This design comes from an exercise in tuning for small area on the open sky130 flow, not from production work. Only simulation tests tie the RTL to the original design; equivalence was not proved.

===== flow/config.mk =====
export PLATFORM = sky130hd
export DESIGN_NAME = npu_top
export DESIGN_NICKNAME = npu_top
export VERILOG_FILES = /design/flow/design.v
export SDC_FILE = /design/flow/constraint.sdc
export NUM_CORES = 4
export LEC_CHECK = 0
export CAP_MARGIN = 20
export CORE_MARGIN = 2
export CORE_UTILIZATION = 40
export SLEW_MARGIN = 20

===== flow/constraint.sdc =====
create_clock -name core_clock -period 8.0 [get_ports {CLKEXT}]
set_input_delay 1.6000 -clock core_clock [delete_from_list [all_inputs] [get_ports {CLKEXT}]]
set_output_delay 1.6000 -clock core_clock [all_outputs]
set_load 0.01 [all_outputs]

===== flow/design.v =====
module auto_comparator (
    input  wire         CLKEXT,
    input  wire         EN_COMP,
    input  wire         RST_COMP,
    input  wire         trig,
    input  wire signed [15:0] in1,
    input  wire signed [15:0] in2,
    output reg          [7:0] index,
    output reg  signed [15:0] largest
  );
  reg [7:0] cont;
  always @(posedge CLKEXT)
  begin
    if (RST_COMP)
    begin
      largest <= 16'sh8000;  
      index   <= 8'd0;
      cont    <= 8'd0;
    end
    else if (EN_COMP && trig)
    begin
      if (in1 > largest) begin
        largest <= in1;
        index   <= cont + 8'd1;   
      end
      if (in2 > largest) begin
        largest <= in2;
        index   <= cont + 8'd2;   
      end
      cont <= cont + 8'd2;   
    end
  end
endmodule
module fifo #(
    parameter DATA_WIDTH = 8,
    parameter DEPTH = 128,
    parameter ADDR_WIDTH = $clog2(DEPTH)
)(
    input clk,
    input rst,
    input enable,
    input wr_en,
    input rd_en,
    input [DATA_WIDTH-1:0] data_in,
    output reg [DATA_WIDTH-1:0] data_out,
    output empty,
    output full
);
    reg [DATA_WIDTH-1:0] mem [0:DEPTH-1];
    reg [ADDR_WIDTH:0] wr_ptr;
    reg [ADDR_WIDTH:0] rd_ptr;
    reg [ADDR_WIDTH:0] count;   
    assign empty = (count == 0);
    assign full  = (count == DEPTH);
    always @(posedge clk or posedge rst) begin
        if (rst) begin
            wr_ptr <= 0;
            rd_ptr <= 0;
            count  <= 0;
            data_out <= 0;
        end else if (enable) begin
            if (wr_en && !full) begin
                mem[wr_ptr[ADDR_WIDTH-1:0]] <= data_in;
                wr_ptr <= wr_ptr + 1;
                count  <= count + 1;
            end
            if (rd_en && !empty) begin
                data_out <= mem[rd_ptr[ADDR_WIDTH-1:0]];
                rd_ptr <= rd_ptr + 1;
                count  <= count - 1;
            end
        end
    end
endmodule
module input_buffer (
    input  CLKEXT,  
    input  CLR_BUF_IN,  
    input  EN_BUF_IN,  
    input  [7:0] DA, DB, DC, DD,  
    output reg [7:0] QA, QB, QC, QD  
);
    always @(posedge CLKEXT or negedge CLR_BUF_IN) begin
        if (!CLR_BUF_IN) begin
            QA <= 8'd0;
            QB <= 8'd0;
            QC <= 8'd0;
            QD <= 8'd0;
        end 
        else if (EN_BUF_IN) begin
            QA <= DA;
            QB <= DB;
            QC <= DC;
            QD <= DD;
        end
    end
endmodule
module mac_module (
    input  CLKEXT,  
    input  EN_MAC,  
    input  RST_MAC,  
    input  [7:0] BIAS_IN,  
    input  signed [7:0] A, B,  
    output reg signed [15:0] Y  
);
    wire signed [15:0] mult_out;
    assign mult_out = A * B;
    wire signed [16:0] acc_ext;  
    wire signed [16:0] mult_ext;
    assign acc_ext  = {Y[15], Y};  
    assign mult_ext = {mult_out[15], mult_out};  
    wire signed [16:0] add_out;
    assign add_out = acc_ext + mult_ext;
    reg signed [15:0] sat_out;
    always @(*) begin
        case (add_out[16:15]) 
            2'b01: sat_out = 16'h7FFF;  
            2'b10: sat_out = 16'h8000;  
            default: sat_out = add_out[15:0];  
        endcase
    end
    wire signed [15:0] bias_ext;
    assign bias_ext = {8'h00 , BIAS_IN };
    wire signed [15:0] next_val;
    assign next_val = (RST_MAC) ? bias_ext : sat_out;
    always @(posedge CLKEXT) begin
        if (EN_MAC)
            Y <= next_val;
    end
endmodule
module mux_out (   
    input  wire [2:0]  SEL_OUT,   
    input  wire [7:0]  fifo_data,  
    input  wire [7:0]  piso_out_data, 
    input  wire [7:0]  index_data,  
    input  wire [7:0]  msb_largest_data,  
    input  wire [7:0]  lsb_largest_data,  
    input  wire [7:0]  piso_deb_data,   
    output reg  [7:0]  D_OUT        
);
    always @(*) begin
        case (SEL_OUT)
            3'b000: D_OUT = fifo_data;      
            3'b001: D_OUT = piso_out_data;      
            3'b010: D_OUT = index_data;  
            3'b011: D_OUT = msb_largest_data; 
            3'b100: D_OUT = lsb_largest_data;  
            3'b101: D_OUT = piso_deb_data; 
            default: D_OUT = 8'h00;         
        endcase
    end
endmodule
module piso_deb (
    input  wire        CLKEXT,             
    input  wire        RST_GLO,         
    input  wire        EN_PISO_DEB,     
    input  wire        CLR_PISO_DEB,    
    input  wire        SHIFT_DEB,       
    input  wire [15:0] SSFR,            
    input  wire [15:0] CON_SIG,         
    input  wire [15:0] MAC2,            
    input  wire [15:0] MAC1,            
    input  wire  [7:0] QD,
    input  wire  [7:0] QC,
    input  wire  [7:0] QB,
    input  wire  [7:0] QA,
    output reg  [7:0]  D_OUT          
);
    reg [7:0] dbg_bytes [0:11];   
    reg [3:0] byte_idx;           
    reg       loaded;             
    reg       en_prev;            
    integer   i;
    always @(posedge CLKEXT or posedge RST_GLO) begin
        if (RST_GLO) begin
            D_OUT   <= 8'h00;
            byte_idx <= 4'd0;
            loaded   <= 1'b0;
            en_prev  <= 1'b0;
            for (i=0; i<12; i=i+1) dbg_bytes[i] <= 8'h00;
        end else begin
            if (CLR_PISO_DEB) begin
                byte_idx <= 4'd0;
                loaded   <= 1'b0;
                D_OUT    <= 8'h00;
                for (i=0; i<12; i=i+1) dbg_bytes[i] <= 8'h00;
            end else begin
                if (EN_PISO_DEB) begin
                    if (~en_prev) begin
                        if (~SHIFT_DEB) begin
                            dbg_bytes[0]  <= SSFR[15:8];    
                            dbg_bytes[1]  <= SSFR[7:0];     
                            dbg_bytes[2]  <= CON_SIG[15:8];
                            dbg_bytes[3]  <= CON_SIG[7:0];
                            dbg_bytes[4]  <= MAC2[15:8];
                            dbg_bytes[5]  <= MAC2[7:0];
                            dbg_bytes[6]  <= MAC1[15:8];
                            dbg_bytes[7]  <= MAC1[7:0];
                            dbg_bytes[8]  <= QD;
                            dbg_bytes[9]  <= QC;
                            dbg_bytes[10] <= QB;
                            dbg_bytes[11] <= QA;
                            byte_idx <= 4'd0;
                            loaded   <= 1'b1;
                            D_OUT    <= 8'h00;
                        end else begin
                            dbg_bytes[0]  <= SSFR[15:8];
                            dbg_bytes[1]  <= SSFR[7:0];
                            dbg_bytes[2]  <= CON_SIG[15:8];
                            dbg_bytes[3]  <= CON_SIG[7:0];
                            dbg_bytes[4]  <= MAC2[15:8];
                            dbg_bytes[5]  <= MAC2[7:0];
                            dbg_bytes[6]  <= MAC1[15:8];
                            dbg_bytes[7]  <= MAC1[7:0];
                            dbg_bytes[8]  <= QD;
                            dbg_bytes[9]  <= QC;
                            dbg_bytes[10] <= QB;
                            dbg_bytes[11] <= QA;
                            byte_idx <= 4'd1;
                            loaded   <= 1'b1;
                            D_OUT    <= SSFR[15:8];
                        end
                    end else begin
                        if (loaded) begin
                            if (SHIFT_DEB) begin
                                if (byte_idx <= 4'd11) begin
                                    D_OUT <= dbg_bytes[byte_idx];
                                    byte_idx <= byte_idx + 4'd1;
                                end else begin
                                    D_OUT <= D_OUT;
                                end
                            end else begin
                                D_OUT <= D_OUT;
                            end
                        end else begin
                            if (~SHIFT_DEB) begin
                                dbg_bytes[0]  <= SSFR[15:8];
                                dbg_bytes[1]  <= SSFR[7:0];
                                dbg_bytes[2]  <= CON_SIG[15:8];
                                dbg_bytes[3]  <= CON_SIG[7:0];
                                dbg_bytes[4]  <= MAC2[15:8];
                                dbg_bytes[5]  <= MAC2[7:0];
                                dbg_bytes[6]  <= MAC1[15:8];
                                dbg_bytes[7]  <= MAC1[7:0];
                                dbg_bytes[8]  <= QD;
                                dbg_bytes[9]  <= QC;
                                dbg_bytes[10] <= QB;
                                dbg_bytes[11] <= QA;
                                byte_idx <= 4'd0;
                                loaded   <= 1'b1;
                            end
                        end
                    end
                end else begin
                    loaded <= 1'b0;
                    byte_idx <= 4'd0;
                end
            end
            en_prev <= EN_PISO_DEB;
        end 
    end 
endmodule
module piso_out (
    input  wire        CLKEXT,
    input  wire        RST_GLO,
    input  wire        EN_PISO_OUT,
    input  wire        CLR_PISO_OUT,
    input  wire        SHIFT_OUT,
    input  wire [15:0] mac0_out,
    input  wire [15:0] mac1_out,
    output reg  [7:0]  D_OUT
  );
  reg [31:0] shift_reg;
  always @(posedge CLKEXT or posedge RST_GLO)
  begin
    if (RST_GLO)
    begin
      shift_reg <= 32'd0;
      D_OUT     <= 8'd0;
    end
    else if (CLR_PISO_OUT)
    begin
      shift_reg <= 32'd0;
      D_OUT     <= 8'd0;
    end
    else if (EN_PISO_OUT)
    begin
      if (!SHIFT_OUT)
      begin
        shift_reg <= {mac0_out, mac1_out};
      end
      else
      begin
        D_OUT     <= shift_reg[31:24];
        shift_reg <= {shift_reg[23:0], 8'b0};
      end
    end
  end
endmodule
module relu_module (
    input wire [15:0] Data_Reg,
    input wire EN_ReLU,
    input wire BYPASS_ReLU,
    input wire RST_GLO,
    input wire CLKEXT,
    output reg [15:0] ReLU_OUT
);
    wire [15:0] relu_result;
    assign relu_result = EN_ReLU ? 
                        (Data_Reg[15] ? 16'h0000 : Data_Reg) : 16'h0000;
    always @(posedge CLKEXT or posedge RST_GLO) begin
        if (RST_GLO) begin
            ReLU_OUT <= 16'h0000;
        end else if (BYPASS_ReLU) begin
            ReLU_OUT <= Data_Reg;
        end else begin
            ReLU_OUT <= relu_result;
        end
    end
endmodule
module npu_fsm_top (
    input  CLKEXT,       
    input  RST_GLO,      
    input  START,        
    input  [15:0] SSFR,         
    input  [15:0] CON_SIG,      
    input  [7:0] DA,
    input  [7:0] DB,
    input  [7:0] DC,
    input  [7:0] DD,
    input  [7:0] BIAS_IN,
    output [7:0] D_OUT,        
    output FIFO_FULL,
    output FIFO_EMPTY,
    output reg BUSY,
    output reg DONE,
    output reg [3:0] STATE_DEBUG   
  );
  parameter IDLE         = 4'd0;
  parameter LOAD_INPUT   = 4'd1;
  parameter COMPUTE      = 4'd2;
  parameter RELU_STAGE   = 4'd3;
  parameter WRITE_FIFO   = 4'd4;
  parameter OUTPUT_SHIFT = 4'd5;
  parameter DEBUG_MODE   = 4'd6;
  parameter FINISH       = 4'd7;
  parameter MAC_CYCLES   = 8'd4;     
  reg [3:0] state, next_state;
  reg [7:0] cycle_cnt;
  reg start_sync;
  wire [7:0] QA, QB, QC, QD;  
  reg EN_MAC;
  reg RST_MAC;
  wire [15:0] MAC0_Y, MAC1_Y;  
  reg En_ReLU;
  reg BYPASS_ReLU;
  wire [15:0] ReLU0_OUT, ReLU1_OUT;
  reg EN_PISO_OUT;
  reg CLR_PISO_OUT;
  reg SHIFT_OUT;
  wire [7:0] PISO_DOUT;
  reg EN_PISO_DEB;
  reg CLR_PISO_DEB;
  reg SHIFT_DEB;
  wire [7:0] PISO1_DOUT;
  reg fifo_wr_en;
  reg fifo_rd_en;
  wire [7:0] fifo_data_out;
  reg  [7:0] fifo_data_in;
  reg  [2:0] SEL_OUT;
  reg EN_COMP;
  reg RST_COMP;
  wire [7:0] index;
  wire [15:0] largest;
  reg [15:0] mac0_out_reg;
  reg [15:0] mac1_out_reg;
  input_buffer ib (
                 .CLKEXT(CLKEXT),
                 .CLR_BUF_IN(~RST_GLO),
                 .EN_BUF_IN(state==LOAD_INPUT),
                 .DA(DA), .DB(DB), .DC(DC), .DD(DD),
                 .QA(QA), .QB(QB), .QC(QC), .QD(QD)
               );
  mac_module mac0 (
               .CLKEXT(CLKEXT),
               .EN_MAC(EN_MAC),
               .RST_MAC(RST_MAC),
               .BIAS_IN(BIAS_IN),  
               .A(QA),
               .B(QB),
               .Y(MAC0_Y)
             );
  mac_module mac1 (
               .CLKEXT(CLKEXT),
               .EN_MAC(EN_MAC),
               .RST_MAC(RST_MAC),
               .BIAS_IN(BIAS_IN),  
               .A(QC),
               .B(QD),
               .Y(MAC1_Y)
             );
  relu_module relu1 (
                .Data_Reg(MAC0_Y),
                .EN_ReLU(En_ReLU),
                .BYPASS_ReLU(BYPASS_ReLU),
                .RST_GLO(RST_GLO),
                .CLKEXT(CLKEXT),
                .ReLU_OUT(ReLU0_OUT)
              );
  relu_module relu2 (
                .Data_Reg(MAC1_Y),
                .EN_ReLU(En_ReLU),
                .BYPASS_ReLU(BYPASS_ReLU),
                .RST_GLO(RST_GLO),
                .CLKEXT(CLKEXT),
                .ReLU_OUT(ReLU1_OUT)
              );
  piso_out piso (
             .CLKEXT(CLKEXT),
             .RST_GLO(RST_GLO),
             .EN_PISO_OUT(EN_PISO_OUT),
             .CLR_PISO_OUT(CLR_PISO_OUT),
             .SHIFT_OUT(SHIFT_OUT),
             .mac0_out(mac0_out_reg),
             .mac1_out(mac1_out_reg),
             .D_OUT(PISO_DOUT)
           );
  fifo #(.DATA_WIDTH(8), .DEPTH(128)) out_fifo (
         .clk(CLKEXT),
         .rst(RST_GLO),
         .enable(1'b1),
         .wr_en(fifo_wr_en),
         .rd_en(fifo_rd_en),
         .data_in(fifo_data_in),
         .data_out(fifo_data_out),
         .empty(FIFO_EMPTY),
         .full(FIFO_FULL)
       );
  auto_comparator comp (
                    .in1(ReLU0_OUT),
                    .in2(ReLU1_OUT),
                    .RST_COMP(RST_COMP),
                    .EN_COMP(EN_COMP),
                    .CLKEXT(CLKEXT),
                    .trig(EN_COMP),  
                    .index(index),
                    .largest(largest)
                  );
  piso_deb piso2 (
             .CLKEXT(CLKEXT),
             .RST_GLO(RST_GLO),
             .EN_PISO_DEB(EN_PISO_DEB),
             .CLR_PISO_DEB(CLR_PISO_DEB),
             .SHIFT_DEB(SHIFT_DEB),
             .SSFR(SSFR),
             .CON_SIG(CON_SIG),
             .MAC2(MAC1_Y),
             .MAC1(MAC0_Y),
             .QA(QA), .QB(QB), .QC(QC), .QD(QD),
             .D_OUT(PISO1_DOUT)
           );
  mux_out final_mux (
            .SEL_OUT(SEL_OUT),
            .fifo_data(fifo_data_out),
            .piso_out_data(PISO_DOUT),
            .index_data(index),
            .msb_largest_data(largest[15:8]),
            .lsb_largest_data(largest[7:0]),
            .piso_deb_data(PISO1_DOUT),
            .D_OUT(D_OUT)
          );
  reg start_prev;
  always @(posedge CLKEXT or posedge RST_GLO)
  begin
    if (RST_GLO)
    begin
      start_sync <= 1'b0;
      start_prev <= 1'b0;
    end
    else
    begin
      start_prev <= START;
      start_sync <= START & ~start_prev;  
    end
  end
  always @(posedge CLKEXT or posedge RST_GLO)
  begin
    if (RST_GLO)
    begin
      state <= IDLE;
      cycle_cnt <= 8'd0;
      STATE_DEBUG <= IDLE;
    end
    else
    begin
      state <= next_state;
      STATE_DEBUG <= state;  
      if (state == COMPUTE)
        cycle_cnt <= cycle_cnt + 1'b1;
      else if (state == WRITE_FIFO)
        cycle_cnt <= cycle_cnt + 1'b1;
      else
        cycle_cnt <= 8'd0;
    end
  end
  always @(*)
  begin
    next_state = state;
    if (state != IDLE && state != FINISH)
      BUSY = 1'b1;
    else
      BUSY = 1'b0;
    if (state == FINISH)
      DONE = 1'b1;
    else
      DONE = 1'b0;
    EN_MAC = 1'b0;
    RST_MAC = RST_GLO;
    En_ReLU = 1'b0;
    BYPASS_ReLU = 1'b0;
    EN_PISO_OUT = 1'b0;
    CLR_PISO_OUT = 1'b0;
    SHIFT_OUT = 1'b0;
    fifo_wr_en = 1'b0;
    fifo_rd_en = 1'b0;
    fifo_data_in = 8'h00;
    SEL_OUT = 3'b000;
    EN_COMP = 1'b0;
    RST_COMP = RST_GLO;
    EN_PISO_DEB = 1'b0;
    CLR_PISO_DEB = 1'b0;
    SHIFT_DEB = 1'b0;
    case (state)
      IDLE:
      begin
        if (start_sync)
          next_state = LOAD_INPUT;
        else
          next_state = IDLE;
      end
      LOAD_INPUT:
      begin
        EN_MAC = 1'b1;
        RST_MAC = 1'b1;
        next_state = COMPUTE;
      end
      COMPUTE:
      begin
        EN_MAC = 1'b1;
        RST_MAC = 1'b0;
        if (cycle_cnt >= (MAC_CYCLES - 1))
          next_state = RELU_STAGE;
        else
          next_state = COMPUTE;
      end
      RELU_STAGE:
      begin
        En_ReLU = 1'b1;
        BYPASS_ReLU = 1'b0;
        next_state = WRITE_FIFO;
      end
      WRITE_FIFO:
      begin
        fifo_wr_en = 1'b1;
        fifo_data_in = index;  
        EN_COMP = 1'b1;
        RST_COMP = 1'b0;
        next_state = OUTPUT_SHIFT;
      end
      OUTPUT_SHIFT:
      begin
        EN_PISO_OUT = 1'b1;
        CLR_PISO_OUT = 1'b0;
        SHIFT_OUT = 1'b1;
        SEL_OUT = 3'b010;  
        fifo_rd_en = 1'b0;
        if (SSFR[0])  
          next_state = DEBUG_MODE;
        else
          next_state = FINISH;
      end
      DEBUG_MODE:
      begin
        EN_PISO_DEB = 1'b1;
        CLR_PISO_DEB = 1'b0;
        SHIFT_DEB = 1'b1;
        SEL_OUT = 3'b101;  
        next_state = FINISH;
      end
      FINISH:
      begin
        next_state = IDLE;
      end
      default:
      begin
        next_state = IDLE;
      end
    endcase
  end
  always @(posedge CLKEXT or posedge RST_GLO)
  begin
    if (RST_GLO)
    begin
      mac0_out_reg <= 16'd0;
      mac1_out_reg <= 16'd0;
    end
    else
    begin
      if (state == COMPUTE && cycle_cnt >= (MAC_CYCLES - 1))
      begin
        mac0_out_reg <= MAC0_Y;
        mac1_out_reg <= MAC1_Y;
      end
    end
  end
endmodule
module npu_top (
    input  wire        CLKEXT,       
    input  wire        RST_GLO,      
    input  wire        START,        
    input  wire [15:0] SSFR,         
    input  wire [15:0] CON_SIG,      
    input  wire [7:0]  DA,
    input  wire [7:0]  DB,
    input  wire [7:0]  DC,
    input  wire [7:0]  DD,
    input  wire [7:0]  BIAS_IN,
    output wire [7:0]  D_OUT,        
    output wire        FIFO_FULL,
    output wire        FIFO_EMPTY,
    output wire        BUSY,
    output wire        DONE,
    output wire [3:0]  STATE_DEBUG
);
    npu_fsm_top fsm_inst (
        .CLKEXT(CLKEXT),
        .RST_GLO(RST_GLO),
        .START(START),
        .SSFR(SSFR),
        .CON_SIG(CON_SIG),
        .DA(DA),
        .DB(DB),
        .DC(DC),
        .DD(DD),
        .BIAS_IN(BIAS_IN),
        .D_OUT(D_OUT),
        .FIFO_FULL(FIFO_FULL),
        .FIFO_EMPTY(FIFO_EMPTY),
        .BUSY(BUSY),
        .DONE(DONE),
        .STATE_DEBUG(STATE_DEBUG)
    );
endmodule

===== flow/run.sh =====
#!/bin/bash
# synth_recipe.tcl (not shown) runs the flow's synth.tcl, then flattens the netlist and writes it again
# the make line also repeats each setting of config.mk as NAME=value (left out here)
make -C /OpenROAD-flow-scripts/flow DESIGN_CONFIG=/design/flow/config.mk WORK_HOME=/design/flow/orfs CLKGATE_MAP_FILE= SYNTH_SCRIPT=/design/flow/synth_recipe.tcl finish

Figure 1. Wiring by layer.
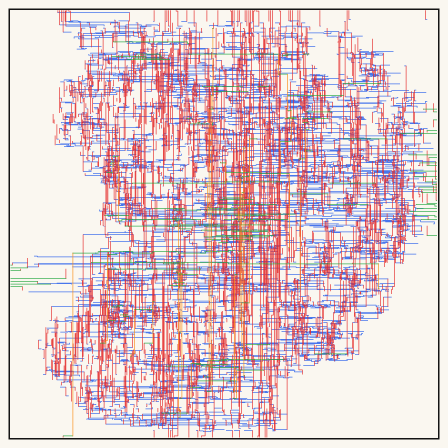
green -> M3  # wire length 1870 um
blue -> M1  # wire length 19100 um
orange -> M4  # wire length 1400 um
red -> M2  # wire length 21.4 mm
WL/cell: 18.7 um
routed vias: 12100
Tot GR Track Use: 19.3%
final wirelength: 43800 um

Figure 2. Sequential cells grouped by signal name.
Other sequential cells in the stronger grey, the rest of the logic in the fainter grey.
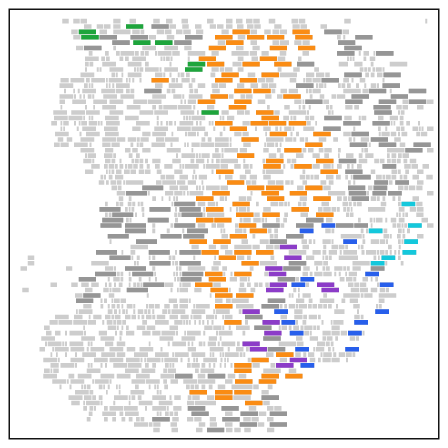
green -> fsm_inst.ib.QD  # flops 8
purple -> fsm_inst.relu1.ReLU_OUT  # flops 15
orange -> fsm_inst.piso2.dbg_bytes  # flops 96, where a vertical strip down the middle
cyan -> fsm_inst.comp.cont  # flops 7, where east
blue -> fsm_inst.comp.largest  # flops 16
not coloured = 117
Core Util, Final: 46.0%
sequential cell area share: 31.7%

Figure 3. Placed standard cells.
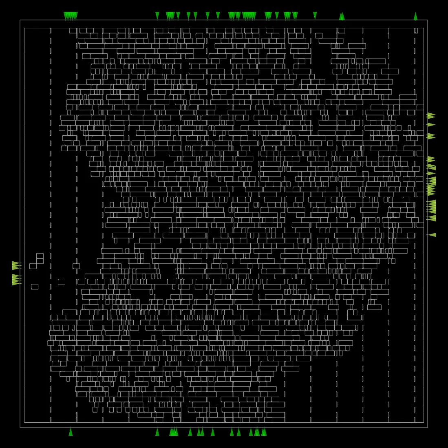
number of flip-flops and latches: 259
final non-filler cell total: 2336

==> metrics.md <==
| Metric | Value |
|---|---|
| GRT met2 Usage | about a third |
| XOR/XNOR Fraction of Synth Area | around 2.8% |
| Reg-to-reg endpoint | fsm_inst.mac1.Y[4]$_DFFE_PN_ |
| Levels on crit path | 19 |
| Tapcell Cnt | 592 |
| Core ar. | between 40000 and 50000 um^2 |
| Post-CTS Setup Bufs | 0 |
| Post-synthesis sequential area ratio | roughly 36% |
| ClkCell Share | 4.85% |
| Post-route cell area | 20400 um^2 |
| Hold Fails Final Rpt | 0 |
| Post-DP HPWL | around 34000 um |
| Critical Path Source | fsm_inst.ib.QD[0]$_DFFE_PP0P_ |
| Die area | roughly 47000 um^2 |
| CTS Buf Count | 29 |
| Via/cell ratio | 5.18 |
| Number of max-cap violations | 0 |
| Met3 GRT Util | about 2.1% |
| Actual slew at the worst max-slew pin | ~1.1 ns |
| R2R Path Start | fsm_inst.ib.QD[0]$_DFFE_PP0P_ |
| Yosys cell types | between 50 and 60 |
| GPL Wtd Cong | ~0.83 |
| DRC viols | 0 |
| Root buf cell | clkbuf_16 |
| Largest delay share family, worst path | adder cells |
| Max reg flops | 96 |
| Top Usage Layer GRT | met2 |
| Area of the multi-input gates | approximately 10000 um^2 |
| Setup WS pre-CTS | roughly 1.2 ns |
| Nets | slightly above 2000 |
| Largest reg by FF count | fsm_inst.piso2.dbg_bytes |
| Asr flop ratio synth | 75.7% |
| Initial antenna violation count | 0 |
| Comb_multi_in | ~1100 |
| CLK BUF | between 40 and 50 |
| Min-delay worst type | flip-flop to flip-flop |
| Most frequent cell after synthesis | inv_1 |
| Worst slew margin | 29.8% |
| Die width | 216 um |
| Mapped Cells | 1672 |
| Pins Over Slew Limit | 0 |
| Synth area leaders | dfrtp_1 27%, fa_1 17%, ha_1 8.5%, mux2_2 8.5%, edfxtp_1 5.3% |
| Register area | ~6500 um^2 |
| Die height | between 200 and 250 um |
| Top cell category | multi-input gates |
| Post-layout min period | a little under 7 ns |
| Worst min-delay path startpoint | fsm_inst.start_prev$_DFF_PP0_ |
| Mean Syn Cell Area | ~11 um^2 |
| I/O Buffers | between 80 and 90 |
| Non-clk buf share | about 4.9% |
| DR iter-0 viols | between 700 and 800 |
| CP peak stage delay | between 0.5 and 0.6 ns |
| Crit path buf inv count | 2 |
| Hold WS | approximately 0.4 ns |
| RSZ-0062 raised after global routing | false |
| GRT met1 Usage | between 20% and 30% |
| Synth Register Bits | ~260 |
| CP Launch Type | flip-flop |
| Io pins | 91 |
| Critical Path, Cell by Cell | and2_1, inv_1, fa_1, inv_1, fa_1, fa_1, fa_1, fa_1, ha_1, a21oi_1, nand2b_1, nand2b_1, a311oi_1, o21ai_1, xnor2_1, ha_1, nor2b_1, nor2_1, a21oi_1 |
| Post-synth EDFFs | 32 |
| First-pass GRT wire length | around 71000 um |
| Deepest clock path buffer count | 3 |
| GRT overflow | 0 |
| Top Layer Used | met4 |
| Clk_skew | 0.0312 ns |
| Synthesized cell area | approximately 18000 um^2 |
| Nonclk buf count | 101 |
| Drt pass-1 iters | 5 |
| Clock latency on the worst-skew pair | roughly 0.57 ns |
| Reg clk slew, reported paths | 0.06 ns |
| Row count | 77 |
| Fraction of final layout cells sized beyond drive strength 1 | a little over an eighth |
| Adder-cell share of the synthesized area | between 20% and 30% |
| Hold buffers post-CTS | 0 |
| Dominant cell type by area after synthesis | dfrtp_1 |
| Area after DPL | between 15000 and 20000 um^2 |
| WHS Endpoint | fsm_inst.start_sync$_DFF_PP0_ |
| Worst EP arrival | slightly above 7 ns |
| Main combinational cell family by area after synthesis | adder cells |
| Placed insts | ~2300 |
| CTS tree | yes |
| Main synth FF type | dfrtp_1 |
| WL met3 | ~1900 um |
| Sink Count | roughly 260 |
| Mapped Nets | between 2000 and 2500 |
| Largest net degree at the start of global routing | between 100 and 150 |
| WHS Path Cells | 1 |
| Mux share of post-synthesis cell area | roughly a tenth |
| Setup crit end | fsm_inst.mac1.Y[4]$_DFFE_PN_ |
| Worst reg2reg path depth | 19 |
| Fmax | about 150 MHz |
| Vias in the first global route | roughly 13000 |
| Simple-gate share of the synthesized area | approximately a tenth |
| Most common cell after layout, fill and taps aside | inv_1 |
| WP data required | a little over 8 ns |
| Layout area overhead | 13.2% |
| Multi-input combinational area share | just over 50% |
| Most frequent cells in the layout | 216 x inv_1, 196 x dfrtp_1, 152 x fa_1, 136 x mux2_2, 123 x ha_1 |
| Synth top cells by count | 217 x inv_1, 196 x dfrtp_1, 152 x fa_1, 136 x mux2_2, 123 x ha_1 |
| Period utilization | between 80% and 90% |
| CTS H-tree lvls | 1 |
| Post-route ant nets | 0 |
| Fillers | ~4100 |
| Met2 wire len | 21400 um |
| Setup TNS | 0 ns |
| Yosys top cell area share | between 20% and 30% |
| R2R setup slack | ~1.1 ns |
| Most used cell, CP | fa_1 |
| Antenna Cells | 0 |
| Status | timing/DRC/antenna clean |
| Crit path max-delay cell type | and2_1 |
| Met1 Wirelength | approximately 19000 um |
| Final setup viols | 0 |
| Yosys synthesis warning count | 11 |
| Crit Path Class | flip-flop to flip-flop |
| Setup ws final | approximately 1.1 ns |
| Setup crit end kind | flip-flop |
| Crit-path max FO | 16 |
| Synth Area in Compound Gates | a little under a tenth |
| Post-CTS sizing | 0 |
| Initial Utilization | 40.6% |
| Signal inverters | about 220 |

-- re-timing with driven ports --
Ports are ideal in the flow. The routed layout listed here was re-timed in OpenROAD.
Step 1 (the two cells are an assumption about what drives the block):
set clk [get_ports {CLKEXT}]
set_driving_cell -lib_cell sky130_fd_sc_hd__clkbuf_16 $clk
set_driving_cell -lib_cell sky130_fd_sc_hd__buf_2 [delete_from_list [all_inputs] $clk]
Step 2 times the ports against the registers' clock, not the clock port: input delays grow and output delays shrink by t, the midpoint of the rising clock arrivals with the driver on.
Three values: no drivers, after step 1, after step 2; two values: the first two.
t (ns): 0.613
slack for setup (ns): 1.113 / 1.113 / 1.113
hold WS [ns]: 0.392 / 0.392 / 0.392
After both steps this run still meets setup and hold. For this run, drivers alone change the setup slack by 0.000 ns; drivers and shift together by 0.000 ns.
